Context: an optimization exercise on an open-source flow, tuned for small area. The choices shown serve that exercise and are no tape-out recipe.
At most, simulation tests tie the RTL to the original design; equivalence was not proved.
The series may have gaps, and a smaller design here may also do less where the tests do not look.
Only the layout flow was run in run 4; the RTL was not checked for function there.
Power is estimated from default activity; no workload was simulated.

**config.mk**
```make
export PLATFORM = sky130hd
export DESIGN_NAME = ly_2257_7
export DESIGN_NICKNAME = ly_2257_7
export VERILOG_FILES = /design/flow/design.v
export SDC_FILE = /design/flow/constraint.sdc
export NUM_CORES = 4
export LEC_CHECK = 0
export CAP_MARGIN = 20
export CORE_MARGIN = 2
export CORE_UTILIZATION = 40
export SLEW_MARGIN = 20
```
**constraint.sdc**
```tcl
create_clock -name core_clock -period 10.0 [get_ports {clk_in}]
set_input_delay 2.0000 -clock core_clock [delete_from_list [all_inputs] [get_ports {clk_in}]]
set_output_delay 2.0000 -clock core_clock [all_outputs]
set_load 0.01 [all_outputs]
```
**design.v**
```verilog
module ly_2257_7_lfsr(clk_in, rst, det);
parameter K    = 14;
parameter FT   = 0;
parameter NN   = 0;
parameter A    = 0;
parameter B    = 0;
parameter J    = 0;
parameter [K-1:0] X    = 0;
parameter [K-1:0] MASK = 0;
parameter [K-1:0] RSTV = 0;
parameter [K-1:0] INV  = 0;
input  clk_in;
input  rst;
output det;
reg  [K-1:0] t;                  
wire [K-1:0] s = t ^ INV;        
assign det = ((s ^ X) & MASK) == 0;
wire x = s[A];
wire y = s[B];
wire g = (FT == 0) ? x :
         (FT == 1) ? (x & y) :
         (FT == 2) ? (x | y) :
         (FT == 3) ? (x ^ y) : (x & ~y);
wire fb = s[K-1] ^ g ^ NN;
wire [K-1:0] flip = {{(K-1){1'b0}}, det} << J;
wire [K-1:0] n = {s[K-2:0], fb} ^ flip;
always @(posedge clk_in or negedge rst)
begin
	if(!rst)
		t <= RSTV ^ INV;
	else
		t <= n ^ INV;
end
endmodule
module ly_2257_7_1(clk_in,rst,clk_div);
parameter K    = 14;
parameter FT   = 0;
parameter NN   = 0;
parameter A    = 0;
parameter B    = 0;
parameter J    = 0;
parameter [K-1:0] X    = 0;
parameter [K-1:0] MASK = 0;
parameter [K-1:0] RSTV = 0;
parameter [K-1:0] INV  = 0;
input       clk_in;
input       rst;
output reg  clk_div;
wire det;
ly_2257_7_lfsr #(.K(K), .FT(FT), .NN(NN), .A(A), .B(B), .J(J),
                 .X(X), .MASK(MASK), .RSTV(RSTV), .INV(INV)) cnt(clk_in, rst, det);
always@(posedge clk_in or negedge rst)
begin
	if(!rst)
		clk_div <= 0;
	else if(det)
		clk_div <= !clk_div;
end
endmodule
module ly_2257_7_2(code,codeout);
input [3:0] code;
output reg [7:0] codeout;
always@ (*)
	begin
		case(code)
			4'd1:  codeout = 8'b0000_0110;     
			4'd2:  codeout = 8'b0101_1011;     
			4'd3:  codeout = 8'b0100_1111;     
			4'd4:  codeout = 8'b0110_0110;     
			4'd5:  codeout = 8'b0110_1101;     
			4'd6:  codeout = 8'b0111_1100;     
			4'd7:  codeout = 8'b0000_0111;     
			4'd8:  codeout = 8'b1000_0110;     
			4'd9:  codeout = 8'b1101_1011;     
			4'd10: codeout = 8'b1100_1111;     
			4'd11: codeout = 8'b1110_0110;     
			4'd12: codeout = 8'b1110_1101;     
			4'd13: codeout = 8'b1111_1100;     
			4'd14: codeout = 8'b1000_0111;     
			default: codeout = 8'b0011_1111;  
		endcase
	end
endmodule
module ly_2257_7_3(clk_in,rst,auto,Key,clk_out,clk_out2,codeout,low,middle);
input clk_in;
input rst;
input auto;
input [13:0]  Key;
output reg   clk_out;
output reg   clk_out2;
output [7:0] codeout;
output wire  [6:0] low;
output wire  [6:0] middle;
ly_2257_7_1 #(.K(14), .FT(2), .NN(0), .A(3), .B(4), .J(7), .X(14'd8095), .MASK(14'd16315), .RSTV(14'd16319), .INV(14'd16383)) l1(clk_in,rst,low[0]);
ly_2257_7_1 #(.K(14), .FT(0), .NN(0), .A(0), .B(0), .J(11), .X(14'd9865), .MASK(14'd11775), .RSTV(14'd1298), .INV(14'd0)) l2(clk_in,rst,low[1]);
ly_2257_7_1 #(.K(14), .FT(4), .NN(1), .A(8), .B(3), .J(0), .X(14'd1026), .MASK(14'd7159), .RSTV(14'd2052), .INV(14'd0)) l3(clk_in,rst,low[2]);
ly_2257_7_1 #(.K(14), .FT(2), .NN(0), .A(4), .B(7), .J(1), .X(14'd8158), .MASK(14'd7166), .RSTV(14'd16319), .INV(14'd16383)) l4(clk_in,rst,low[3]);
ly_2257_7_1 #(.K(13), .FT(0), .NN(0), .A(2), .B(0), .J(9), .X(13'd4359), .MASK(13'd7935), .RSTV(13'd14), .INV(13'd0)) l5(clk_in,rst,low[4]);
ly_2257_7_1 #(.K(13), .FT(0), .NN(0), .A(3), .B(0), .J(4), .X(13'd4085), .MASK(13'd8063), .RSTV(13'd8186), .INV(13'd8191)) l6(clk_in,rst,low[5]);
ly_2257_7_1 #(.K(13), .FT(0), .NN(0), .A(9), .B(0), .J(3), .X(13'd5924), .MASK(13'd2047), .RSTV(13'd3648), .INV(13'd0)) l7(clk_in,rst,low[6]);
ly_2257_7_1 #(.K(13), .FT(0), .NN(0), .A(11), .B(0), .J(5), .X(13'd3686), .MASK(13'd6655), .RSTV(13'd7405), .INV(13'd8191)) m1(clk_in,rst,middle[0]);
ly_2257_7_1 #(.K(13), .FT(0), .NN(0), .A(7), .B(0), .J(11), .X(13'd2559), .MASK(13'd3071), .RSTV(13'd7167), .INV(13'd8191)) m2(clk_in,rst,middle[1]);
ly_2257_7_1 #(.K(13), .FT(0), .NN(0), .A(3), .B(0), .J(8), .X(13'd3869), .MASK(13'd5119), .RSTV(13'd7995), .INV(13'd8191)) m3(clk_in,rst,middle[2]);
ly_2257_7_1 #(.K(13), .FT(2), .NN(0), .A(7), .B(10), .J(1), .X(13'd4094), .MASK(13'd6109), .RSTV(13'd8191), .INV(13'd8191)) m4(clk_in,rst,middle[3]);
ly_2257_7_1 #(.K(12), .FT(4), .NN(1), .A(2), .B(1), .J(9), .X(12'd3741), .MASK(12'd3839), .RSTV(12'd3899), .INV(12'd4095)) m5(clk_in,rst,middle[4]);
ly_2257_7_1 #(.K(12), .FT(2), .NN(0), .A(4), .B(7), .J(5), .X(12'd3090), .MASK(12'd4083), .RSTV(12'd2052), .INV(12'd0)) m6(clk_in,rst,middle[5]);
ly_2257_7_1 #(.K(12), .FT(2), .NN(0), .A(2), .B(10), .J(0), .X(12'd4087), .MASK(12'd2045), .RSTV(12'd4079), .INV(12'd4095)) m7(clk_in,rst,middle[6]);
wire step_4HZ;
ly_2257_7_lfsr #(.K(14), .FT(2), .NN(0), .A(5), .B(8), .J(7), .X(14'd9324), .MASK(14'd16255), .RSTV(14'd13437), .INV(14'd16383)) tempo(clk_in,rst,step_4HZ);
reg [5:0] count;
always @(posedge clk_in or negedge rst)
begin
	if(!rst)
		count   <= 0;
	else
	begin
		if(auto && step_4HZ)
		begin
			if(count == 61)
				count <= 0;
			else
				count <= count + 1'b1;
		end
	end
end
reg [3:0] tcode;
reg       tmulti;
reg [3:0] kcode;
integer   i;
always @(*)
begin
	kcode = 4'd0;
	for(i = 13; i >= 0; i = i - 1)
		if(Key[i]) kcode = i + 1;
end
wire kmulti = |(Key & (Key - 14'd1));
always @(posedge clk_in or negedge rst)
begin
	if(!rst)
	begin
		tcode  <= 4'd0;
		tmulti <= 1'b0;
	end
	else
	begin
		if(!auto)
		begin
			tcode  <= kcode;
			tmulti <= kmulti;
		end
		else
		begin
			case(count)
				 1: tcode <= 4'd0;
				 2: tcode <= 4'd10;
				 3: tcode <= 4'd12;
				 4: tcode <= 4'd10;
				 5: tcode <= 4'd9;
				 6: tcode <= 4'd10;
				 7: tcode <= 4'd12;
				 8: tcode <= 4'd10;
				 9: tcode <= 4'd9;
				10: tcode <= 4'd9;
				11: tcode <= 4'd12;
				12: tcode <= 4'd10;
				13: tcode <= 4'd9;
				14: tcode <= 4'd10;
				15: tcode <= 4'd12;
				16: tcode <= 4'd9;
				17: tcode <= 4'd8;
				18: tcode <= 4'd8;
				19: tcode <= 4'd8;
				20: tcode <= 4'd9;
				21: tcode <= 4'd10;
				22: tcode <= 4'd13;
				23: tcode <= 4'd13;
				24: tcode <= 4'd10;
				25: tcode <= 4'd9;
				26: tcode <= 4'd9;
				27: tcode <= 4'd9;
				28: tcode <= 4'd8;
				29: tcode <= 4'd9;
				30: tcode <= 4'd10;
				31: tcode <= 4'd10;
				32: tcode <= 4'd12;
				33: tcode <= 4'd10;
				34: tcode <= 4'd12;
				35: tcode <= 4'd12;
				36: tcode <= 4'd10;
				37: tcode <= 4'd9;
				38: tcode <= 4'd10;
				39: tcode <= 4'd12;
				40: tcode <= 4'd10;
				41: tcode <= 4'd9;
				42: tcode <= 4'd10;
				43: tcode <= 4'd12;
				44: tcode <= 4'd10;
				45: tcode <= 4'd5;
				46: tcode <= 4'd13;
				47: tcode <= 4'd13;
				48: tcode <= 4'd10;
				49: tcode <= 4'd10;
				50: tcode <= 4'd10;
				51: tcode <= 4'd9;
				52: tcode <= 4'd8;
				53: tcode <= 4'd9;
				54: tcode <= 4'd10;
				55: tcode <= 4'd9;
				56: tcode <= 4'd8;
				57: tcode <= 4'd9;
				58: tcode <= 4'd10;
				59: tcode <= 4'd9;
				60: tcode <= 4'd13;
				61: tcode <= 4'd13;
			endcase
			if(count != 0)
				tmulti <= 1'b0;
		end
	end
end
wire [15:0] wave = {1'b0, middle, low, 1'b0};
always@(*)
	clk_out = wave[tcode] & !tmulti;
always @(*)	clk_out2 = clk_out;
ly_2257_7_2 show(
	.code(tcode),
	.codeout(codeout)
);
endmodule
module ly_2257_7(clk_in,rst,auto,Key,clk_out,clk_out2,codeout,low,middle);
input 		clk_in; 
input 		rst; 
input			auto; 
input [13:0]Key;
output wire [7:0]	codeout;  
output wire	clk_out;		 
output wire clk_out2;	 
output wire [6:0]low;
output wire [6:0]middle;
ly_2257_7_3 play(
	.clk_in(clk_in),
	.rst(rst),
	.auto(auto),
	.Key(Key) ,
	.clk_out(clk_out),
	.codeout(codeout),
	.low(low),
	.clk_out2(clk_out2),
	.middle(middle)
);
endmodule
```
**run.sh**
```bash
#!/bin/bash
# synth_recipe.tcl (not shown) runs the flow's synth.tcl, then flattens the netlist and writes it again
# the make line also repeats each setting of config.mk as NAME=value (left out here)
make -C /OpenROAD-flow-scripts/flow DESIGN_CONFIG=/design/flow/config.mk WORK_HOME=/design/flow/orfs CLKGATE_MAP_FILE= SYNTH_SCRIPT=/design/flow/synth_recipe.tcl finish
```
==> results.yml, run 1 <==
outcome:
  status: "finished clean"
power:
  p_per_area_nw_per_um2: 193
  finalPower_uw: 1770
  ir_worst_vdd_v: 0.000109
  p_leak_uw: 0.00392
synth:
  synth_nets: 576
  synth_seq_cells: 222
  ys_warn_count: 31
  ys_async_sr_fraction: 1.00
  synth_ff_type: "dfrtp_1"
  syn_inst: 548
  synth_edf_count: 0
  ys_seq_area_frac: 0.709
  synth.distinct_cells: 63
  avgSynthCellArea_um2: 14.4
  synth_area_um2: 7900
placement:
  io_buffers: 40
  place.detailed.hpwl_um: 8850
  post-place-cells: 822
  place.gp.congestion: 0.838
floorplan:
  dieArea_um2: 20900
  rows: 51
  start_util: 0.407
  core_area_um2: 19400
  io_pins: 41
  die_w_um: 145
clock_network:
  cts_max_level: 1
  clockBufferDepth: 3
  cts_root_buffer: "clkbuf_16"
  cts.hold.buffers_added: 0
  clock_latency_ns: 0.50
  ctsResizeCount: 0
  cts_tree: "done"
  cts_setup_buffers: 0
  clkSlewWorstSetupHoldPaths_ns: 0.06
timing:
  drv_slew: 0
  skew_ns: 0.00905
  finalSetupViolations: 0
  setup_tns_ns: 0
  timing.hold.ws_ns: 0.342
  final-hold-violation-count: 0
  min_period_over_period: 0.479
  worstMarginPinSlew_ns: 0.950
  min_period_ns: 4.79
  slew_headroom: 0.367
  rsz0062_at_grt: "no"
  max_freq_mhz: 209
setup_path:
  crit_fanout: 11
  cp.required_ns: 8.00
  critPathCaptureType: "output pin"
  worst_setup_path_start_kind: "register"
  crit_arrival_ns: 2.79
  path_class: "register to output pin"
grt:
  grt_use_total: 0.136
  grt_pass1_vias: 4337
  antenna_found_initial: 0
  grt_pass1_wl_um: 22600
  grt_max_degree: 82
  gr-total-overflow: 0
detailed_routing:
  drc: 0
  vias: 4201
  drt_iter0_drc: 271
  wire_per_inst_um: 15.8
  drt_wl_total_um: 13700
  firstDrtPassIters: 6
  via_per_inst: 4.86
  postRouteAntennaNets: 0
finish:
  layout-drive-gt1-share: 0.162
  multi_input_comb_area_um2: 2070
  fillers: 1691
  syn_to_final_growth_pct: 16.3
  final_nets: 610
  seq_area_um2: 5600
  num_antenna_cells: 0
hold_path:
  holdCritPathClass: "register to register"
flow_run:
  cap_violations: 0
run 1: area by class of cell:
cell class	instances	share of cell area
clock buffers	30	0.0688
clock inverters	12	0.0103
inverters	11	0.00449
multi-input cells	282	0.225
flip-flops and latches	222	0.609
well taps	265	0.0361
repair buffers	42	0.0456
run 1: sequential cells by signal, indices dropped and copies added (netlist names), 12 cells and up:
signal / count
play.m2.cnt.t: 13
play.l2.cnt.t: 14
play.m7.cnt.t: 12
play.m5.cnt.t: 12
play.tempo.t: 14
play.l1.cnt.t: 14
play.m1.cnt.t: 13
play.m4.cnt.t: 13
play.m3.cnt.t: 13
play.l4.cnt.t: 14
play.m6.cnt.t: 12
play.l7.cnt.t: 13
play.l3.cnt.t: 14
play.l5.cnt.t: 13
play.l6.cnt.t: 13
run 1: cells in the mapped netlist, types with 3 or more instances:
| cell type | instances | area (um2) |
|---|---|---|
| dfrtp_1 | 186 | 4650 |
| dfstp_2 | 36 | 946 |
| xnor2_1 | 27 | 236 |
| o21ai_0 | 21 | 105 |
| nand2_1 | 19 | 71.3 |
| nor2_1 | 19 | 71.3 |
| nand3_1 | 16 | 80.1 |
| buf_4 | 15 | 113 |
| nor2b_1 | 13 | 81.3 |
| nor3_1 | 13 | 65.1 |
| nor4_1 | 13 | 81.3 |
| a21oi_1 | 12 | 60.1 |
| ha_1 | 11 | 138 |
| inv_1 | 11 | 41.3 |
| xor2_1 | 11 | 96.3 |
| nor4b_1 | 10 | 87.6 |
| buf_2 | 9 | 45.0 |
| and2_1 | 8 | 50.1 |
| clkbuf_1 | 7 | 26.3 |
| nand4_1 | 7 | 43.8 |
| nor4bb_1 | 6 | 60.1 |
| maj3_1 | 5 | 50.1 |
| a211o_1 | 4 | 35.0 |
| mux2i_1 | 4 | 40.0 |
| nand4b_1 | 4 | 35.0 |
| or4_1 | 4 | 30.0 |
| a31o_2 | 3 | 26.3 |
| and3_1 | 3 | 18.8 |
| mux4_2 | 3 | 67.6 |
| o211ai_1 | 3 | 22.5 |
run 1: metrics by stage:
step | setup WS [ns] | instance area (um2) | utilization
after detailed placement | 5.71 | 8460 | 0.436
after global placement | 5.76 | 8460 | 0.436
after global routing | 5.07 | 9190 | 0.474
after CTS | 5.17 | 9190 | 0.474
final | 5.21 | 9190 | 0.474
after floorplan | 6.07 | 7900 | -
run 1: cells by family (layout without fill, tap and decap cells):
family          after synthesis  count (layout)  share of synthesized area
compound gates               66              66                     0.0606
xor+xnor                     38              38                     0.0421
fa+ha+maj                    16              16                     0.0237
buf+inv                      44              95                     0.0296
flops                       222             222                      0.709
mux                           7               7                     0.0136
simple gates                155             155                      0.122
run 1: worst paths after layout:
check	from	to	cells after the start	slack (ns)
max	play.tcode[0]	clk_out2	4	5.21
min	play.m4.cnt.t[5]	play.m4.cnt.t[6]	0	0.34
max reg2reg	play.count[0]	play.tcode[0]	7	7.82
min reg2reg	play.m4.cnt.t[5]	play.m4.cnt.t[6]	0	0.34
max in group asynchronous	rst	play.m7.cnt.t[3]	2	7.12
min in group asynchronous	rst	play.m5.cnt.t[4]	1	1.50
run 1: where the power goes:
part	leakage, uW	total [uW]	switching, uW	internal (uW)
Combinational	0.000885	64.2	37.8	26.4
Clock	0.000364	803	330	473
Sequential	0.00267	907	6.08	901
run 1: per-layer routing:
layer | GRT usage | vias to the layer above | share of wire
li1 | - | 1983 | -
met1 | 0.196 | 2116 | 0.47
met2 | 0.208 | 80 | 0.45
met3 | 0.0325 | 22 | 0.055
met4 | 0.0404 | 0 | 0.018
met5 | 0 | - | 0
run 1: critical path, stage by stage (launching register included):
cell and delay, ns:
dfrtp_1 0.59, mux4_2 0.56, mux4_2 0.50, nor2b_1 0.17, clkdlybuf4s50_1 0.47
run 1: placed cells by master, fill, tap and decap left out, types with 12 or more instances in the layout:
master,instances
nand3_1,16
nor3_1,13
a21oi_1,12
nor4_1,13
o21ai_0,21
nor2_1,19
dfstp_2,36
xnor2_1,27
nand2_1,19
dfrtp_1,186
clkdlybuf4s50_1,39
clkbuf_16,23
nor2b_1,13
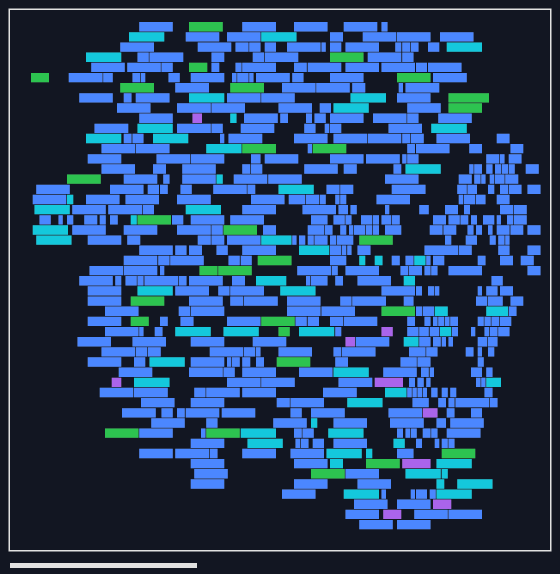
*Cell sizes after repair, run 1*
The bar under the picture is 50 um long.
legend:
  x2:
    colour: cyan
    cells: 59
    share: 9.8%
  x3 and x4:
    colour: purple
    cells: 9
    share: 1.5%
  x6 and larger:
    colour: green
    cells: 29
    share: 4.8%
  x1 and smaller:
    colour: blue
    cells: 502
    share: 84%

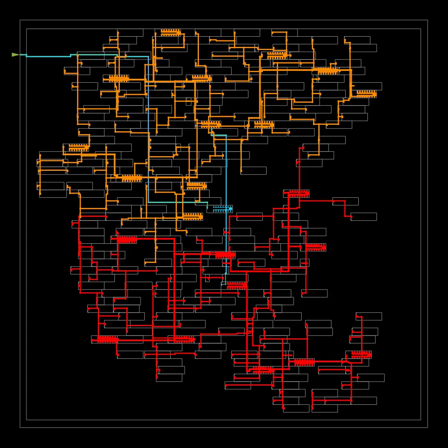
*The clock tree on the layout, run 1*
CTS sink count: 222
total CTS buffers: 23
FFs & Latches: 222

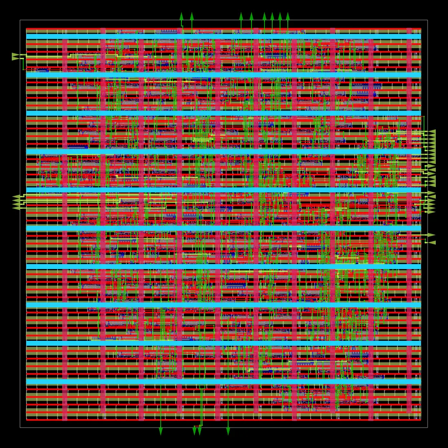
*Final layout, run 1*
Die Ht: 145 um
Final Instance Area: 9190 um2
fin cells: 864

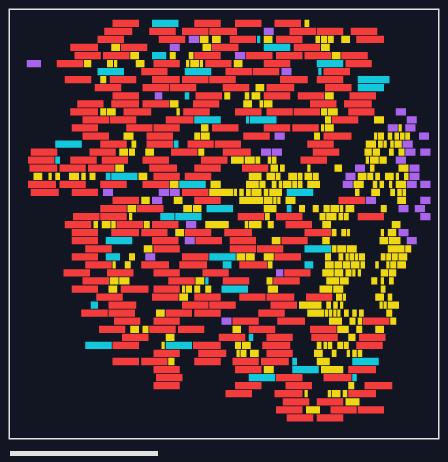
*Cells coloured by class, run 1*
The bar under the picture is 50 um long.
legend:
  clock drivers and dummy loads:
    colour: cyan
    cells: 42
    share_of_their_area: 8.2%
  registers:
    colour: red
    cells: 222
    share_of_their_area: 63%
  remaining logic cells:
    colour: yellow
    cells: 293
    share_of_their_area: 24%
  remaining buffers and delay cells:
    colour: purple
    cells: 42
    share_of_their_area: 4.7%

### Zoomed window, run 1

Region (57, 28) to (87, 58) um. Cells in grey, sequential cells in the stronger grey; small squares are vias.
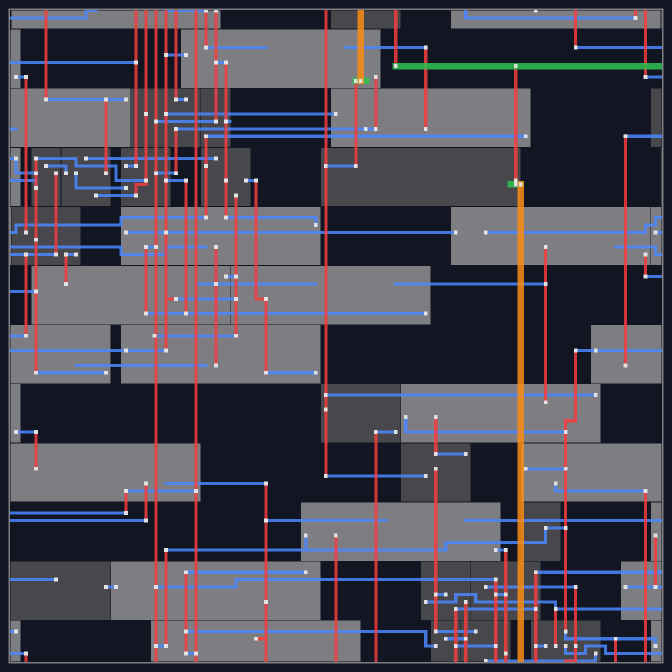

==> run 2: changes to the inputs <==
--- a/config.mk
+++ b/config.mk
@@ -8,4 +8,5 @@
 export CAP_MARGIN = 20
 export CORE_MARGIN = 2
 export CORE_UTILIZATION = 40
+export CTS_BUF_LIST = sky130_fd_sc_hd__clkbuf_4
 export SLEW_MARGIN = 20
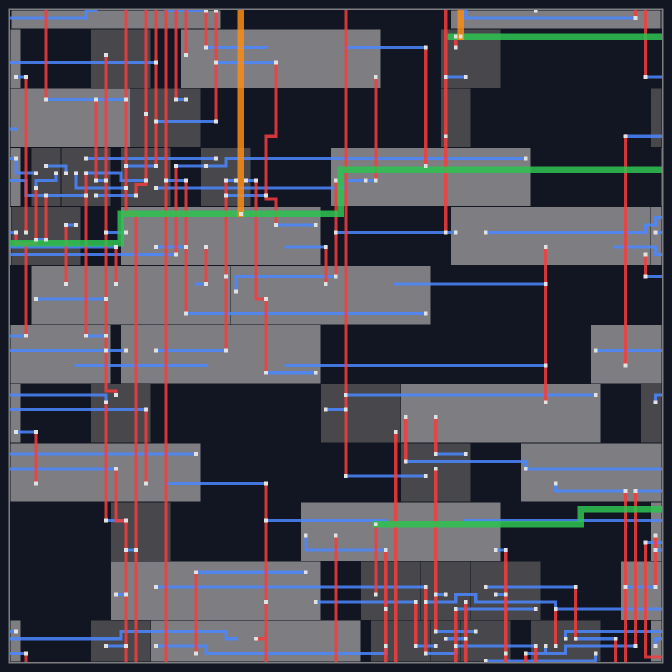
*Zoomed window, run 2*
Region (57, 28) to (87, 58) um. Cells in grey, sequential cells in the stronger grey; small squares are vias.
legend:
  M1:
    colour: blue
  M2:
    colour: red
  M3:
    colour: green
  M4:
    colour: orange
cells with their middle in the window: 36
most frequent: dfrtp_1 (13), clkbuf_4 (7)
netlist names of flops here include: play.m2.cnt.t (8), play.m1.cnt.t (4)
sequential cells in the window: 15

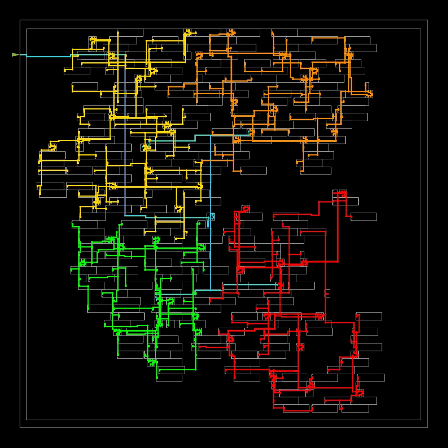
*The clock tree on the layout, run 2*
CTS HTree Levels: 2
total CTS buffers: 56
root buffer cell: clkbuf_4

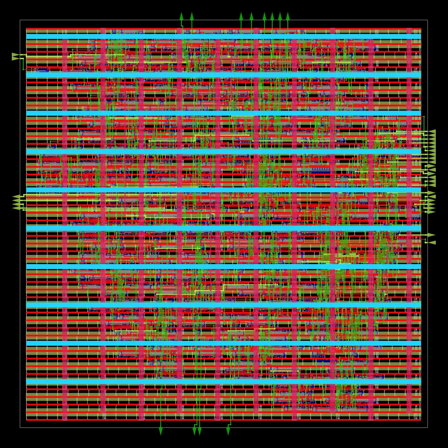
*Final layout, run 2*
DIE WIDTH: 145 um
row count: 51
Detailed Route WL: 14100 um

==> run 2 against run 1 <==
Against the previous run: still clean; final area is 0.52% higher; sequential share of layout area is 0.31 points lower; cell count is 7.4% higher; fmax is 3.0% lower; global-route usage is 0.62 points higher; largest power group unchanged.
==> results.yml, run 2 <==
detailed_routing:
  postRouteAntennaNets: 0
  vias: 4405
  drt_iter0_drc: 203
  wire_per_inst_um: 15.2
  firstDrtPassIters: 4
  via_per_inst: 4.75
  drc: 0
floorplan:
  start_util: 0.407
  io_pins: 41
  core_area_um2: 19400
  dieArea_um2: 20900
hold_path:
  min_from: "play.m1.cnt.t[10]"
  holdCritPathClass: "register to register"
  hold_path_depth: 0
  hold_end: "play.m1.cnt.t[11]"
synth:
  synth.area.top_cells: "dfrtp_1, dfstp_2, xnor2_1"
  syn_inst: 548
  synth_edf_count: 0
  netlist_top_cells_count: "dfrtp_1, dfstp_2, xnor2_1, o21ai_0"
  synth.distinct_cells: 63
  synth_ff_type: "dfrtp_1"
  synth_most_common_cell: "dfrtp_1"
  yosysTopAreaCellShare: 0.589
  ys_seq_area_frac: 0.709
  synth_nets: 576
  ys_warn_count: 31
  avgSynthCellArea_um2: 14.4
  ys_async_sr_fraction: 1.00
  synth_top_area_cell: "dfrtp_1"
  synth_seq_cells: 222
  synth_area_um2: 7900
grt:
  antenna_found_initial: 1
  gr-total-overflow: 0
  grt_pass1_wl_um: 23400
  grt_use_total: 0.143
  grt_pass1_vias: 4608
  grt_max_degree: 82
setup_path:
  reg2reg_depth: 7
  r2r_setup_slack_ns: 7.82
  reg2reg_from: "play.count[0]"
  critPathMostFrequentCell: "mux4_2"
  cp_slowest_cell: "dfrtp_1"
  rr_endpoint: "play.tcode[0]"
  max_stage_delay_ns: 0.60
  crit_fanout: 11
  crit_arrival_ns: 2.94
  cp.required_ns: 8.00
  worst_setup_path_start_kind: "register"
  path_class: "register to output pin"
  path_cells: "mux4_2, mux4_2, nor2b_1, clkdlybuf4s50_1"
  critPathCaptureType: "output pin"
timing:
  setup_tns_ns: 0
  final-hold-violation-count: 0
  finalSetupViolations: 0
  worstMarginPinSlew_ns: 0.960
  drv_slew: 0
  min_period_ns: 4.94
  rsz0062_at_grt: "no"
  setup_slack_ns: 5.06
  max_freq_mhz: 202
  skew_ns: 0.0491
  slew_headroom: 0.360
  min_period_over_period: 0.494
power:
  power.switching_uw: 399
  p_int_uw: 1370
  ir_worst_vdd_v: 0.0000831
  pwr-share-seq: 0.513
  p_clk_frac: 0.451
  p_comb_frac: 0.036
  finalPower_uw: 1770
  p_per_area_nw_per_um2: 191
  p_leak_uw: 0.00400
  sw_frac_of_total: 0.226
finish:
  final_common_cell: "dfrtp_1"
  final_nets: 643
  syn_to_final_growth_pct: 16.9
  layout_common_cells: "dfrtp_1, clkbuf_4, clkdlybuf4s50_1"
  layout-drive-gt1-share: 0.227
  fin_util: 0.476
placement:
  io_buffers: 40
  place.detailed.hpwl_um: 8850
  preCtsSetupSlack_ns: 5.71
  place.gp.congestion: 0.838
clock_network:
  clockBufferDepth: 3
  ctsResizeCount: 0
  clock_latency_ns: 0.64
  cts.hold.buffers_added: 0
  cts_setup_buffers: 0
  clkSlewWorstSetupHoldPaths_ns: 0.07
  clock-sinks: 222
  cts_tree: "done"
flow_run:
  cap_violations: 0
outcome:
  status: "finished clean"
[run 2: cell families (layout without fill, tap and decap cells)]
| group | after synthesis | in the layout | share of synthesized area |
|---|---|---|---|
| adder cells (fa/ha/maj) | 16 | 16 | 0.0237 |
| flip-flops | 222 | 222 | 0.709 |
| XOR/XNOR | 38 | 38 | 0.0421 |
| AND/OR/NAND/NOR | 155 | 155 | 0.122 |
| AO/OA/AOI/OAI | 66 | 66 | 0.0606 |
| multiplexers | 7 | 7 | 0.0136 |
| buffers and inverters | 44 | 158 | 0.0296 |
| other | 0 | 1 | 0 |
[run 2: per-stage QoR]
stage,hold slack (ns),cells,cell area (um2)
floorplan,0.331,548,7900
global placement,0.336,822,8460
detailed placement,0.336,822,8460
CTS,0.303,927,9230
global route,0.329,928,9240
finish,0.308,928,9240
[run 2: worst max path at each step]
stage / start / endpoint / depth (start not counted)
detailed placement: play.tcode[0] / clk_out2 / 4
CTS: play.tcode[0] / clk_out2 / 4
finish: play.tcode[0] / clk_out2 / 4
floorplan: play.tcode[0] / clk_out2 / 5
global placement: play.tcode[0] / clk_out / 4
global route: play.tcode[0] / clk_out2 / 4
[run 2: layout make-up]
class                      instances  area [um2]
sequential                       222        5600
fill                            1717       10200
multi-input combinational        282        2070
timing repair buffer              42         419
clock buffer                      85         638
antenna                            1        2.50
clock inverter                    20         134
inverter                          11        41.3
tap                              265         332
[run 2: critical path, delay by kind of cell, from the launching register on]
family	cells	cell delay, ns
buffers and inverters	1	0.47
flip-flops	1	0.60
multiplexers	2	1.06
AND/OR/NAND/NOR	1	0.17
[run 2: power groups by stage]
| stage | Sequential [uW] | Combinational [uW] | Clock, uW |
|---|---|---|---|
| floorplan | 918 | 27.1 | 0 |
| global route | 906 | 72.0 | 886 |
| detailed placement | 922 | 65.8 | 0 |
| global placement | 922 | 64.4 | 0 |
| finish | 906 | 64.3 | 796 |
| CTS | 906 | 66.1 | 830 |
[run 2: routing by layer]
metal | up-vias | GRT usage | part of all wire
li1 | 2088 | - | -
met1 | 2215 | 0.198 | 0.47
met2 | 89 | 0.208 | 0.46
met3 | 13 | 0.0493 | 0.055
met4 | 0 | 0.0531 | 0.013
met5 | - | 0 | 0
### I/O nets highlighted, run 2

The bar under the picture is 50 um long.
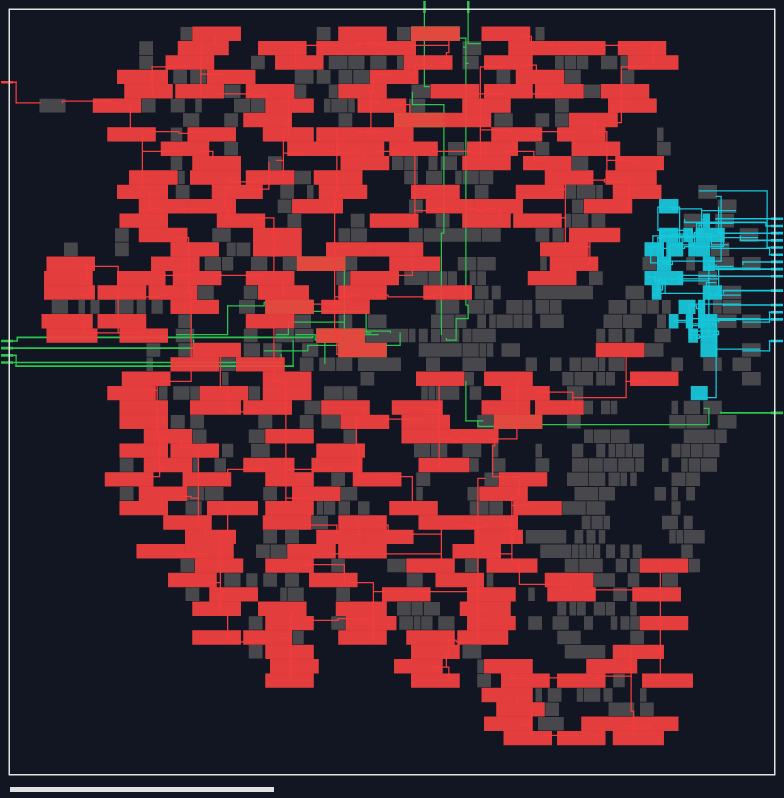

==> run 3: changes to the inputs <==
==> flow/run.sh (new file) <==
#!/bin/bash
# Standard ORFS layout, with smaller port buffers and a clock tree without dummy loads.
set -euo pipefail
export CTS_ARGS="-sink_clustering_enable -repair_clock_nets -dont_use_dummy_load -buf_list sky130_fd_sc_hd__clkbuf_4"
export BUFFER_PORTS_ARGS="-buffer_cell sky130_fd_sc_hd__buf_1"
bash standard.sh > standard_flow.log 2>&1
==> standard.sh (new file) <==
#!/bin/bash
# synth_recipe.tcl (not shown) runs the flow's synth.tcl, then flattens the netlist and writes it again
# the make line also repeats each setting of config.mk as NAME=value (left out here)
make -C /OpenROAD-flow-scripts/flow DESIGN_CONFIG=/design/flow/config.mk WORK_HOME=/design/flow/orfs CLKGATE_MAP_FILE= SYNTH_SCRIPT=/design/flow/synth_recipe.tcl "${@:-finish}"
--- a/config.mk
+++ b/config.mk
@@ -8,5 +8,4 @@
 export CAP_MARGIN = 20
 export CORE_MARGIN = 2
 export CORE_UTILIZATION = 40
-export CTS_BUF_LIST = sky130_fd_sc_hd__clkbuf_4
 export SLEW_MARGIN = 20
removed: run.sh
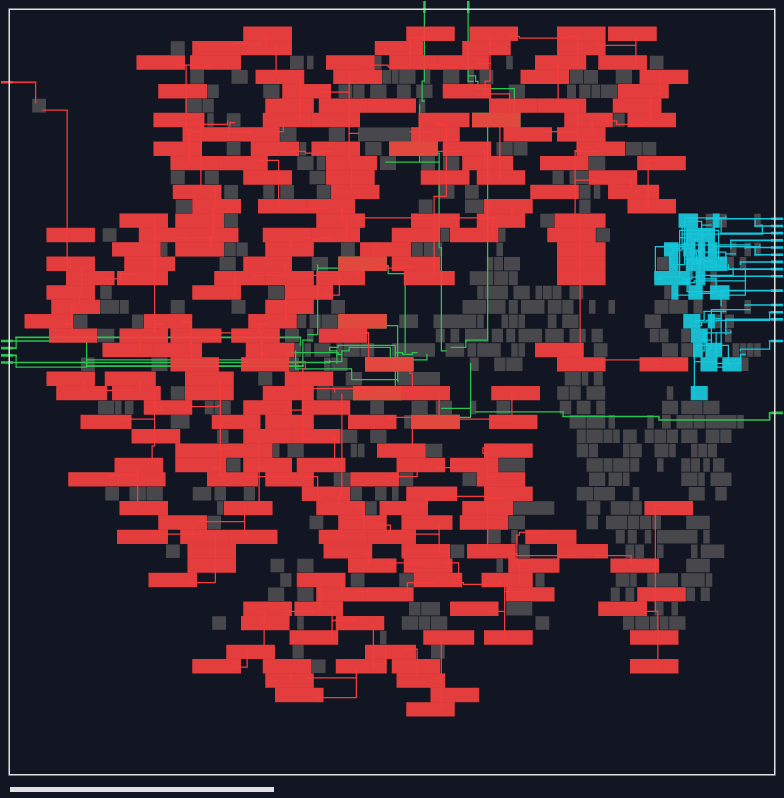
*I/O nets highlighted, run 3*
The bar under the picture is 50 um long.
legend:
  Key:
    colour: cyan
    bits: 14
    direction: input
    end_cells: 30
    buffers: 14
    wire: 461 um
  low:
    colour: green
    bits: 7
    direction: output
    end_cells: 7
    buffers: 7
    wire: 638 um
  rst:
    colour: red
    bits: 1
    direction: input
    end_cells: 222
    buffers: 4
    wire: 1250 um

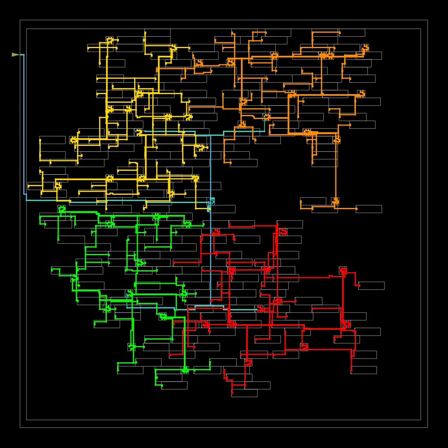
*The clock tree on the layout, run 3*
total CTS buffers: 54

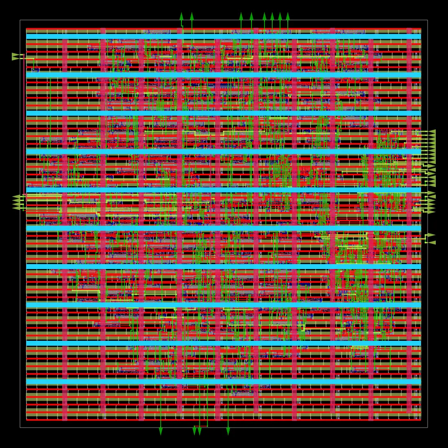
*Final layout, run 3*
Detailed Route WL: 13900 um
Final Util: 0.446
Final Instance Area: 8650 um2

==> run 3 against run 2 <==
Against the previous run: setup slack better by 0.42 ns; via count down 0.30%; die area unchanged; power down 15%; clock skew up 0.0050 ns; clock power down 32%; utilization down 3.0 points; synthesized cell count unchanged; count of clock-buffer cells in the layout down 31; non-clock buffer count up 1; first-iteration DRC count up 23%; final area down 6.3%; critical path type unchanged; largest cell class unchanged.
==> results.yml, run 3 <==
synth:
  synth.distinct_cells: 63
  synth_edf_count: 0
  ys_async_sr_fraction: 1.00
  synth_top_area_cell: "dfrtp_1"
  netlist_top_cells_count: "dfrtp_1, dfstp_2, xnor2_1, o21ai_0"
  synth_nets: 576
  ys_warn_count: 31
  avgSynthCellArea_um2: 14.4
  yosysTopAreaCellShare: 0.589
finish:
  syn_to_final_growth_pct: 9.45
  fillers: 1791
  final_common_cell: "dfrtp_1"
  seq_area_um2: 5600
  layout-drive-gt1-share: 0.186
  layout_common_cells: "dfrtp_1, clkbuf_4, buf_1"
setup_path:
  rr_endpoint: "play.tcode[0]"
  endpoint: "clk_out"
  reg2reg_depth: 7
  max_stage_delay_ns: 0.59
  crit_path_start: "play.tcode[0]"
  path_class: "register to output pin"
  reg2reg_from: "play.count[0]"
  worst_setup_path_start_kind: "register"
  crit_fanout: 11
detailed_routing:
  firstDrtPassIters: 4
  postRouteAntennaNets: 0
  vias: 4392
  wire_per_inst_um: 15.8
  via_per_inst: 5.00
timing:
  slew_headroom: 0.515
  timing.hold.ws_ns: 0.329
  worstMarginPinSlew_ns: 0.727
  skew_ns: 0.0541
  min_period_over_period: 0.453
  drv_slew: 0
  final-hold-violation-count: 0
  max_freq_mhz: 221
placement:
  place.detailed.hpwl_um: 8950
  placed_cell_area_um2: 8210
  post-place-cells: 822
  io_buffers: 40
grt:
  grt_use_total: 0.141
  gr-total-overflow: 0
  grt_pass1_wl_um: 23100
clock_network:
  ctsResizeCount: 0
  clock-sinks: 222
  cts_max_level: 2
  clkSlewWorstSetupHoldPaths_ns: 0.06
  cts_root_buffer: "clkbuf_4"
  clockBufferDepth: 3
  cts_tree: "done"
  clock_latency_ns: 0.64
  cts_setup_buffers: 0
  cts.hold.buffers_added: 0
outcome:
  status: "finished clean"
power:
  ir_worst_vdd_v: 0.0000770
  pwr-share-seq: 0.605
  finalPower_uw: 1500
  p_leak_uw: 0.00371
  power.switching_uw: 337
  p_clk_frac: 0.359
hold_path:
  holdCritPathClass: "register to register"
floorplan:
  dieArea_um2: 20900
  core_area_um2: 19400
## run 3: cell counts after synthesis
No cell type changed its count.
## run 3: how the worst min path moves through the flow
stage	from	to	slack, ns	cells past startpoint
3_3_place_gp	play.m4.cnt.t[1]	play.m4.cnt.t[2]	0.33	0
5_1_grt	play.m4.cnt.t[1]	play.m4.cnt.t[2]	0.34	0
2_1_floorplan	play.l1.cnt.t[2]	play.l1.cnt.t[3]	0.33	0
6_report	play.m3.cnt.t[10]	play.m3.cnt.t[11]	0.33	0
3_5_place_dp	play.l1.cnt.t[2]	play.l1.cnt.t[3]	0.33	0
4_1_cts	play.m3.cnt.t[10]	play.m3.cnt.t[11]	0.33	0
## run 3: area by class of cell
| cell class | instances | share of cell area |
|---|---|---|
| well taps | 265 | 0.0383 |
| repair buffers | 43 | 0.0231 |
| clock buffers | 54 | 0.0469 |
| multi-input cells | 282 | 0.239 |
| diodes | 1 | 0.000289 |
| flip-flops and latches | 222 | 0.647 |
| inverters | 11 | 0.00477 |
## run 3: cell families (layout without fill, tap and decap cells)
kind of cell,Yosys count,after routing,synth area share
DFF,222,222,0.709
muxes,7,7,0.0136
xor gates and xnor gates,38,38,0.0421
other,0,1,0
AOI/OAI and AO/OA,66,66,0.0606
and+or+nand+nor,155,155,0.122
adders and majority gates,16,16,0.0237
buffers and inverters,44,108,0.0296
## run 3: power groups by stage
stage	combinational, uW	sequential, uW	clock [uW]
floorplan	27.1	918	0
global placement	53.6	922	0
detailed placement	55.0	922	0
CTS	55.4	906	570
global route	63.5	906	618
finish	55.3	907	538
## run 3: worst max-delay path, delay by kind of cell (launching register included)
kind | cells | cell delay, ns
multiplexers | 2 | 1.05
flip-flops | 1 | 0.59
buffers and inverters | 1 | 0.12
AND/OR/NAND/NOR | 1 | 0.17
## run 3: per-stage QoR
step / setup WS (ns) / utilization
after detailed placement: 6.08 / 0.423
final: 5.47 / 0.446
after CTS: 5.39 / 0.444
after global placement: 6.12 / 0.423
after global routing: 5.31 / 0.446
after floorplan: 6.07 / -
## run 3: per-layer routing
layer,vias to the layer above,track usage,part of all wire
met5,-,0,0
met2,103,0.204,0.45
met4,0,0.0516,0.018
met1,2221,0.199,0.47
li1,2045,-,-
met3,23,0.0497,0.068
### Cell sizes after repair, run 3

The bar under the picture is 50 um long.
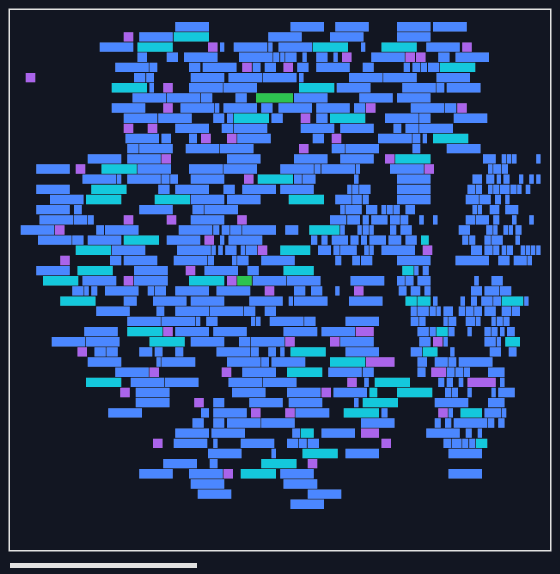

==> run 4: a larger rewrite; changed files in full <==
removed: flow/run.sh
removed: standard.sh
==> design.v <==
module ly_2257_7_1(clk_in,rst,clk_div);   
parameter NUM_DIV = 2;      
input       clk_in;         
input       rst;
output reg  clk_div;        
reg [19:0]  count;          
always@(posedge clk_in or negedge rst)
begin
	if(!rst)
		begin
			count   <= 0;
			clk_div <= 0;
		end
	else
		begin
			if(count == NUM_DIV)
			begin
				clk_div <= !clk_div;
				count   <= 0;
			end
			else
				count   <= count + 1;
		end
end
endmodule
module ly_2257_7_2(clk_in,Key,codeout);   
input clk_in;         
input [13:0] Key;     
output reg [7:0] codeout;
always@ (*)
	begin
		if(Key[0] == 1)
			codeout = 8'b0000_0110;     
		else if(Key[1] == 1)
			codeout = 8'b0101_1011;     
		else if(Key[2] == 1)
			codeout = 8'b0100_1111;     
		else if(Key[3] == 1)
			codeout = 8'b0110_0110;     
		else if(Key[4] == 1)
			codeout = 8'b0110_1101;     
		else if(Key[5] == 1)
			codeout = 8'b0111_1100;     
		else if(Key[6] == 1)
			codeout = 8'b0000_0111;     
		else if(Key[7] == 1)
			codeout = 8'b1000_0110;     
		else if(Key[8] == 1)
			codeout = 8'b1101_1011;     
		else if(Key[9] == 1)
			codeout = 8'b1100_1111;     
		else if(Key[10] == 1)
			codeout = 8'b1110_0110;     
		else if(Key[11] == 1)
			codeout = 8'b1110_1101;     
		else if(Key[12] == 1)
			codeout = 8'b1111_1100;     
		else if(Key[13] == 1) 
			codeout = 8'b1000_0111;     
		else    
			codeout = 8'b0011_1111;	    
	end
endmodule
module ly_2257_7_3(clk_in,rst,auto,Key,clk_out,clk_out2,codeout,low,middle);
input clk_in;    
input rst;       
input auto;      
input [13:0]  Key;      
output reg   clk_out;    
output reg   clk_out2;	 
output [7:0] codeout;    
output wire  [6:0] low;   	  
output wire  [6:0] middle;   
reg [13:0] tone;             
ly_2257_7_1 #(6*3882/2) l1(clk_in,rst,low[0]);
ly_2257_7_1 #(6*3405/2) l2(clk_in,rst,low[1]);
ly_2257_7_1 #(6*3033/2) l3(clk_in,rst,low[2]);
ly_2257_7_1 #(6*2863/2) l4(clk_in,rst,low[3]);
ly_2257_7_1 #(6*2551/2) l5(clk_in,rst,low[4]);
ly_2257_7_1 #(6*2272/2) l6(clk_in,rst,low[5]);
ly_2257_7_1 #(6*2025/2) l7(clk_in,rst,low[6]);
ly_2257_7_1 #(6*1991/2) m1(clk_in,rst,middle[0]);
ly_2257_7_1 #(6*1702/2) m2(clk_in,rst,middle[1]);
ly_2257_7_1 #(6*1516/2) m3(clk_in,rst,middle[2]);
ly_2257_7_1 #(6*1431/2) m4(clk_in,rst,middle[3]);
ly_2257_7_1 #(6*1275/2) m5(clk_in,rst,middle[4]);
ly_2257_7_1 #(6*1136/2) m6(clk_in,rst,middle[5]);
ly_2257_7_1 #(6*1012/2) m7(clk_in,rst,middle[6]);
parameter NUM_DIV_4HZ = 6*2500/2;
reg [19:0] count_4HZ;
reg        clk_4HZ;
wire       step_4HZ = (count_4HZ == NUM_DIV_4HZ) && !clk_4HZ;  
always @(posedge clk_in or negedge rst)
begin
	if(!rst)
	begin
		count_4HZ <= 0;
		clk_4HZ   <= 0;
	end
	else
	begin
		if(count_4HZ == NUM_DIV_4HZ)
		begin
			clk_4HZ   <= !clk_4HZ;
			count_4HZ <= 0;
		end
		else
			count_4HZ <= count_4HZ + 1;
	end
end
reg [7:0] count;
always @(posedge clk_in or negedge rst)   
begin
	if(!rst)
		count   <= 0;
	else
	begin
		if(auto && step_4HZ)
		begin
			if(count == 61)	
				count <= 0;
			else
				count <= count + 1'b1;
		end
	end
end
always @(posedge clk_in or negedge rst)
begin
	if(!rst)
		tone <= 0;
	else
	begin
		if(!auto)	tone <= Key;
		else
		begin
			case(count)              
					 1: tone <= 14'b000_0000_000_0000; 
					 2: tone <= 14'b000_0100_000_0000; 
					 3: tone <= 14'b001_0000_000_0000; 
					 4: tone <= 14'b000_0100_000_0000; 
					 5: tone <= 14'b000_0010_000_0000; 
					 6: tone <= 14'b000_0100_000_0000; 
					 7: tone <= 14'b001_0000_000_0000; 
					 8: tone <= 14'b000_0100_000_0000; 
					 9: tone <= 14'b000_0010_000_0000; 
					10: tone <= 14'b000_0010_000_0000; 
					11: tone <= 14'b001_0000_000_0000; 
					12: tone <= 14'b000_0100_000_0000; 
					13: tone <= 14'b000_0010_000_0000; 
					14: tone <= 14'b000_0100_000_0000; 
					15: tone <= 14'b001_0000_000_0000; 
					16: tone <= 14'b000_0010_000_0000; 
					17: tone <= 14'b000_0001_000_0000; 
					18: tone <= 14'b000_0001_000_0000; 
					19: tone <= 14'b000_0001_000_0000; 
					20: tone <= 14'b000_0010_000_0000; 
					21: tone <= 14'b000_0100_000_0000; 
					22: tone <= 14'b010_0000_000_0000; 
					23: tone <= 14'b010_0000_000_0000; 
					24: tone <= 14'b000_0100_000_0000; 
					25: tone <= 14'b000_0010_000_0000; 
					26: tone <= 14'b000_0010_000_0000; 
					27: tone <= 14'b000_0010_000_0000; 
					28: tone <= 14'b000_0001_000_0000; 
					29: tone <= 14'b000_0010_000_0000; 
					30: tone <= 14'b000_0100_000_0000; 
					31: tone <= 14'b000_0100_000_0000; 
					32: tone <= 14'b001_0000_000_0000; 
					33: tone <= 14'b000_0100_000_0000; 
					34: tone <= 14'b001_0000_000_0000; 
					35: tone <= 14'b001_0000_000_0000; 
					36: tone <= 14'b000_0100_000_0000; 
					37: tone <= 14'b000_0010_000_0000; 
					38: tone <= 14'b000_0100_000_0000; 
					39: tone <= 14'b001_0000_000_0000; 
					40: tone <= 14'b000_0100_000_0000; 
					41: tone <= 14'b000_0010_000_0000; 
					42: tone <= 14'b000_0100_000_0000; 
					43: tone <= 14'b001_0000_000_0000; 
					44: tone <= 14'b000_0100_000_0000; 
					45: tone <= 14'b000_0000_001_0000; 
					46: tone <= 14'b010_0000_000_0000; 
					47: tone <= 14'b010_0000_000_0000; 
					48: tone <= 14'b000_0100_000_0000; 
					49: tone <= 14'b000_0100_000_0000; 
					50: tone <= 14'b000_0100_000_0000; 
					51: tone <= 14'b000_0010_000_0000; 
					52: tone <= 14'b000_0001_000_0000; 
					53: tone <= 14'b000_0010_000_0000; 
					54: tone <= 14'b000_0100_000_0000; 
					55: tone <= 14'b000_0010_000_0000; 
					56: tone <= 14'b000_0001_000_0000; 
					57: tone <= 14'b000_0010_000_0000; 
					58: tone <= 14'b000_0100_000_0000; 
					59: tone <= 14'b000_0010_000_0000; 
					60: tone <= 14'b010_0000_000_0000; 
					61: tone <= 14'b010_0000_000_0000; 
			endcase	
	   end
	end
end
always@(*)       
begin
	case(tone)
		default: clk_out = 0;    
		14'b000_0000_000_0000: clk_out = 0;
		14'b000_0000_000_0001: clk_out = low[0];
		14'b000_0000_000_0010: clk_out = low[1];
		14'b000_0000_000_0100: clk_out = low[2];
		14'b000_0000_000_1000: clk_out = low[3];
		14'b000_0000_001_0000: clk_out = low[4];
		14'b000_0000_010_0000: clk_out = low[5];
		14'b000_0000_100_0000: clk_out = low[6];
		14'b000_0001_000_0000: clk_out = middle[0];
		14'b000_0010_000_0000: clk_out = middle[1];
		14'b000_0100_000_0000: clk_out = middle[2];
		14'b000_1000_000_0000: clk_out = middle[3];
		14'b001_0000_000_0000: clk_out = middle[4];
		14'b010_0000_000_0000: clk_out = middle[5];
		14'b100_0000_000_0000: clk_out = middle[6];
	endcase
end
always @(*)	clk_out2 = clk_out;
ly_2257_7_2 show(
	.clk_in(clk_in),
	.Key(tone),
	.codeout(codeout)
);
endmodule
module ly_2257_7(clk_in,rst,auto,Key,clk_out,clk_out2,codeout,low,middle);
input 		clk_in; 
input 		rst; 
input			auto; 
input [13:0]Key;
output wire [7:0]	codeout;  
output wire	clk_out;		 
output wire clk_out2;	 
output wire [6:0]low;
output wire [6:0]middle;
ly_2257_7_3 play(
	.clk_in(clk_in),
	.rst(rst),
	.auto(auto),
	.Key(Key) ,
	.clk_out(clk_out),
	.codeout(codeout),
	.low(low),
	.clk_out2(clk_out2),
	.middle(middle)
);
endmodule
==> run.sh <==
#!/bin/bash
# synth_recipe.tcl (not shown) runs the flow's synth.tcl, then flattens the netlist and writes it again
# the make line also repeats each setting of config.mk as NAME=value (left out here)
make -C /OpenROAD-flow-scripts/flow DESIGN_CONFIG=/design/flow/config.mk WORK_HOME=/design/flow/orfs CLKGATE_MAP_FILE= SYNTH_SCRIPT=/design/flow/synth_recipe.tcl finish
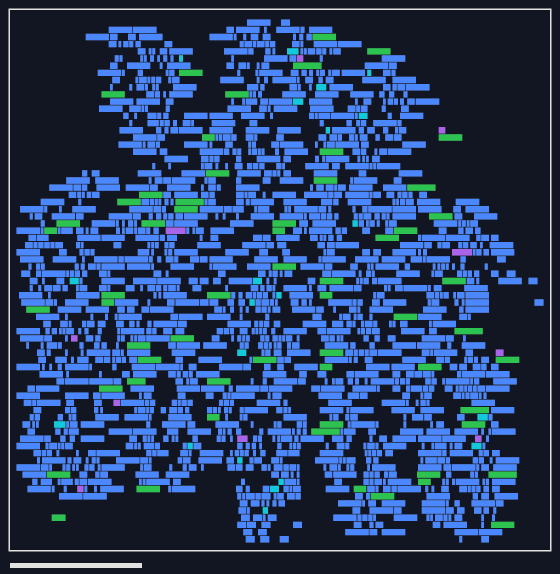
*Cell sizes after repair, run 4*
The bar under the picture is 50 um long.
legend:
  x2:
    colour: cyan
    cells: 21
    share: 1.3%
  x1 and smaller:
    colour: blue
    cells: 1564
    share: 95%
  x3 and x4:
    colour: purple
    cells: 10
    share: 0.60%
  x6 and larger:
    colour: green
    cells: 59
    share: 3.6%

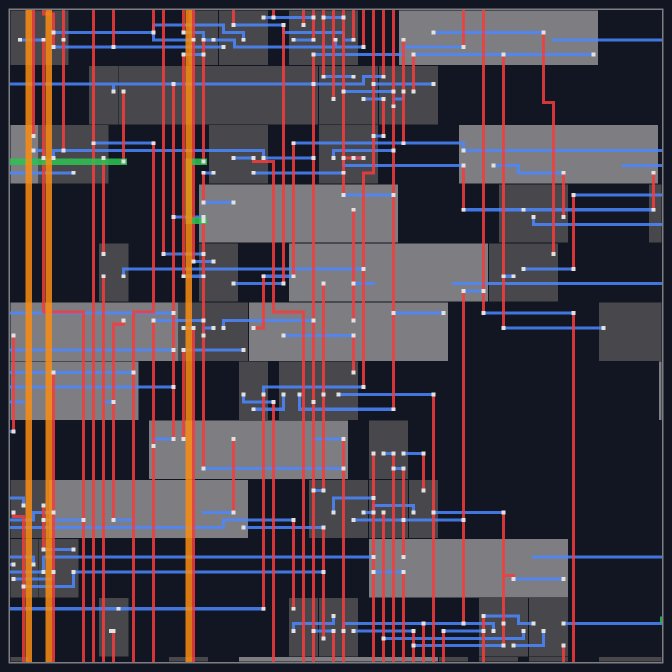
*Zoomed window, run 4*
Region (87, 46) to (117, 76) um. Cells in grey, sequential cells in the stronger grey; small squares are vias.
legend:
  M4:
    colour: orange
  M1:
    colour: blue
  M2:
    colour: red
  M3:
    colour: green
most frequent: dfrtp_1 (10), nor2_1 (5), o21ai_0 (4)
netlist names of flops here include: play.count (5), play.tone (3)
cells with their middle in the window: 41
sequential cells in the window: 10

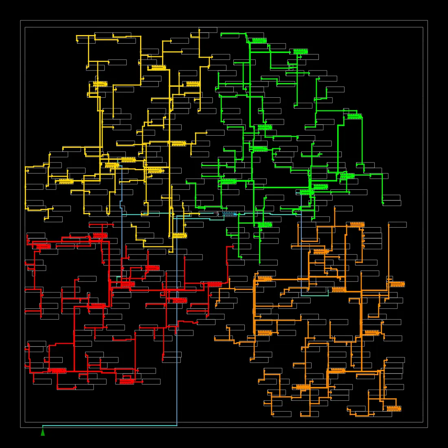
*The clock tree on the layout, run 4*
root buffer cell: clkbuf_16
total CTS buffers: 39
CTS sink count: 337
FFs & Latches: 337

==> run 4 against run 3 <==
Against the previous run: worst hold slack improved by 0.13 ns; area after synthesis increased by 100%; combinational power up 26%; utilization increased by 1.7 points; still clean; synthesized cell count rose to 2.9 times the previous value; routed wire length is 130% higher; die area rose by 100%.
==> results.yml, run 4 <==
setup_path:
  reg2reg_from: "play.count[1]"
  cp.required_ns: 8.00
  crit_arrival_ns: 2.97
  rr_endpoint: "play.tone[8]"
  path_class: "register to output pin"
  critPathCaptureType: "output pin"
  endpoint: "clk_out"
  r2r_setup_slack_ns: 7.37
  reg2reg_depth: 8
  worst_setup_path_start_kind: "register"
  crit_path_start: "play.tone[3]"
  crit_fanout: 11
synth:
  ys_warn_count: 16
  synth_top_area_cell: "dfrtp_1"
  ys_async_sr_fraction: 1.00
  synth.distinct_cells: 64
  synth_most_common_cell: "dfrtp_1"
  avgSynthCellArea_um2: 10.2
  synth_seq_cells: 337
  synth_nets: 1635
  synth.area.top_cells: "dfrtp_1, xnor2_1, xor2_1"
  syn_inst: 1587
  synth_area_um2: 16100
  netlist_top_cells_count: "dfrtp_1, nor2_1, xnor2_1, nand3_1, xor2_1"
  synth_edf_count: 0
  synth_ff_type: "dfrtp_1"
  ys_seq_area_frac: 0.523
  yosysTopAreaCellShare: 0.523
clock_network:
  cts_setup_buffers: 0
  cts_tree: "done"
  cts.hold.buffers_added: 0
  clock_latency_ns: 0.53
  clkSlewWorstSetupHoldPaths_ns: 0.06
  clockBufferDepth: 3
  ctsResizeCount: 0
  cts_max_level: 2
detailed_routing:
  firstDrtPassIters: 7
  drt_wl_total_um: 31500
  drc: 0
  wire_per_inst_um: 14.4
  drt_iter0_drc: 748
  postRouteAntennaNets: 0
  via_per_inst: 5.08
  vias: 11100
finish:
  multi_input_comb_area_um2: 7290
  layout_common_cells: "dfrtp_1, nor2_1, xnor2_1"
  layout-drive-gt1-share: 0.0544
  syn_to_final_growth_pct: 14.2
  num_antenna_cells: 0
  final_nets: 1675
  fillers: 3685
  seq_area_um2: 8430
  final_common_cell: "dfrtp_1"
placement:
  place.gp.congestion: 0.830
  place.detailed.hpwl_um: 21100
  io_buffers: 40
timing:
  worstMarginPinSlew_ns: 0.980
  max_freq_mhz: 201
  slew_headroom: 0.346
  min_period_over_period: 0.497
  setup_tns_ns: 0
  rsz0062_at_grt: "no"
  final-hold-violation-count: 0
  finalSetupViolations: 0
  skew_ns: 0.0136
  timing.hold.ws_ns: 0.463
  drv_slew: 0
  min_period_ns: 4.97
outcome:
  status: "finished clean"
floorplan:
  die_y_um: 205
  core_area_um2: 39700
  dieArea_um2: 41900
  start_util: 0.406
  rows: 73
  io_pins: 41
  die_w_um: 205
grt:
  grt_max_degree: 170
  grt_pass1_wl_um: 53700
  gr-total-overflow: 0
  grt_pass1_vias: 10900
  antenna_found_initial: 2
  grt_use_total: 0.156
power:
  ir_worst_vdd_v: 0.000144
  p_per_area_nw_per_um2: 163
  p_leak_uw: 0.00807
hold_path:
  holdCritPathClass: "register to register"
flow_run:
  cap_violations: 0
-- run 4: per-stage QoR --
| stage | cell area (um2) | power, uW | cells | setup slack (ns) | util |
|---|---|---|---|---|---|
| 2_1_floorplan | 16100 | 1430 | 1587 | 6.31 | - |
| 3_3_place_gp | 17000 | 1480 | 2110 | 5.69 | 0.427 |
| 3_5_place_dp | 17000 | 1480 | 2110 | 5.64 | 0.428 |
| 4_1_cts | 18400 | 3050 | 2178 | 5.06 | 0.463 |
| 5_1_grt | 18400 | 3110 | 2179 | 4.94 | 0.463 |
| 6_report | 18400 | 3000 | 2179 | 5.03 | 0.463 |
-- run 4: how the worst min path moves through the flow --
stage | startpoint | endpoint | slack [ns] | depth (start not counted)
after floorplan | play.l7.count[0] | play.l7.count[0] | 0.43 | 1
after global placement | play.l7.count[0] | play.l7.count[0] | 0.45 | 1
after detailed placement | play.l7.count[0] | play.l7.count[0] | 0.45 | 1
after CTS | play.l7.count[0] | play.l7.count[0] | 0.46 | 1
after global routing | play.l7.count[0] | play.l7.count[0] | 0.48 | 1
final | play.l7.count[0] | play.l7.count[0] | 0.46 | 1
-- run 4: layer usage --
metal	global-route usage	wire length, um
met3	0.0318	1250
met5	0	23
met2	0.247	14400
met4	0.0577	940
met1	0.210	14900
-- run 4: kinds of logic after synthesis --
group / synth area share
AOI/OAI and AO/OA: 0.0398
adders and majority gates: 0.0241
DFF: 0.523
buffers and inverters: 0.0268
muxes: 0.00342
xor gates and xnor gates: 0.149
and+or+nand+nor: 0.233
-- run 4: where the power goes --
group          internal [uW]  switching [uW]  leakage, uW
clock                    993             557     0.000692
sequential              1370            11.0      0.00446
combinational           22.9            46.6      0.00291
total                   2380             614      0.00807
-- run 4: worst max-delay path, cell delays in order, from the launching register on --
cell and delay [ns]:
dfrtp_1 0.49, nor4_1 0.51, nand2_1 0.14, o32ai_1 0.63
clkdlybuf4s50_1 0.67
-- run 4: final cells by class --
class	count	area share
sequential	337	0.458
tap	525	0.0357
clock inverter	12	0.0131
clock buffer	56	0.0637
timing repair buffer	46	0.0251
inverter	40	0.00816
multi-input combinational	1163	0.396

==> notes/layouts.md <==
Pictures saved along the way, in no particular order.

Cells coloured by class.
The bar under the picture is 50 um long.
image #1
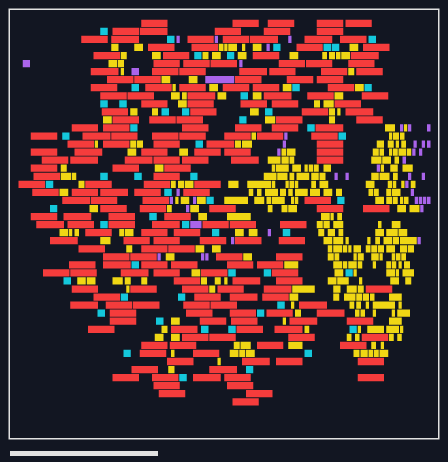
image #2
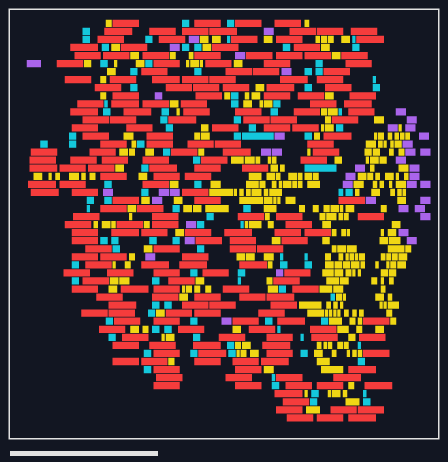
image #3
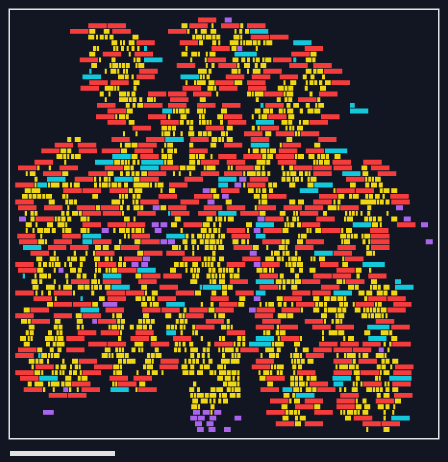
- run 4 = image #3
- run 2 = image #2
- run 3 = image #1
Of these, most cells: image #3
Of these, most sequential cells: image #3

## port drivers added, routing unchanged
The results above use ideal ports. As a check the final layouts listed here were re-extracted and re-timed, cells and wires unchanged.
Step 1 sets driving cells, clkbuf_16 on the clock port and buf_2 on the other inputs (assumed; they add their load-dependent delay and slew).
Step 2 also shifts input and output timing later by t, the mid clock arrival at the registers, as if the neighbouring blocks saw the same clock.
a / b / c = no drivers / after step 1 / after step 2; a / b = the first two.
| run | t (ns) | slack for setup (ns) | worst setup path at the end | worst slew at a driven data input, ns |
|---|---|---|---|---|
| run 1 | 0.536 | 5.208 / 5.167 / 5.702 | register to output | 0.04 |
| run 2 | 0.660 | 5.058 / 5.022 / 5.682 | register to output | 0.04 |
| run 3 | 0.647 | 5.475 / 5.442 / 6.088 | register to output | 0.03 |
| run 4 | 0.575 | 5.035 / 4.985 / 5.560 | register to output | 0.09 |
After both steps every run listed still meets setup and hold.
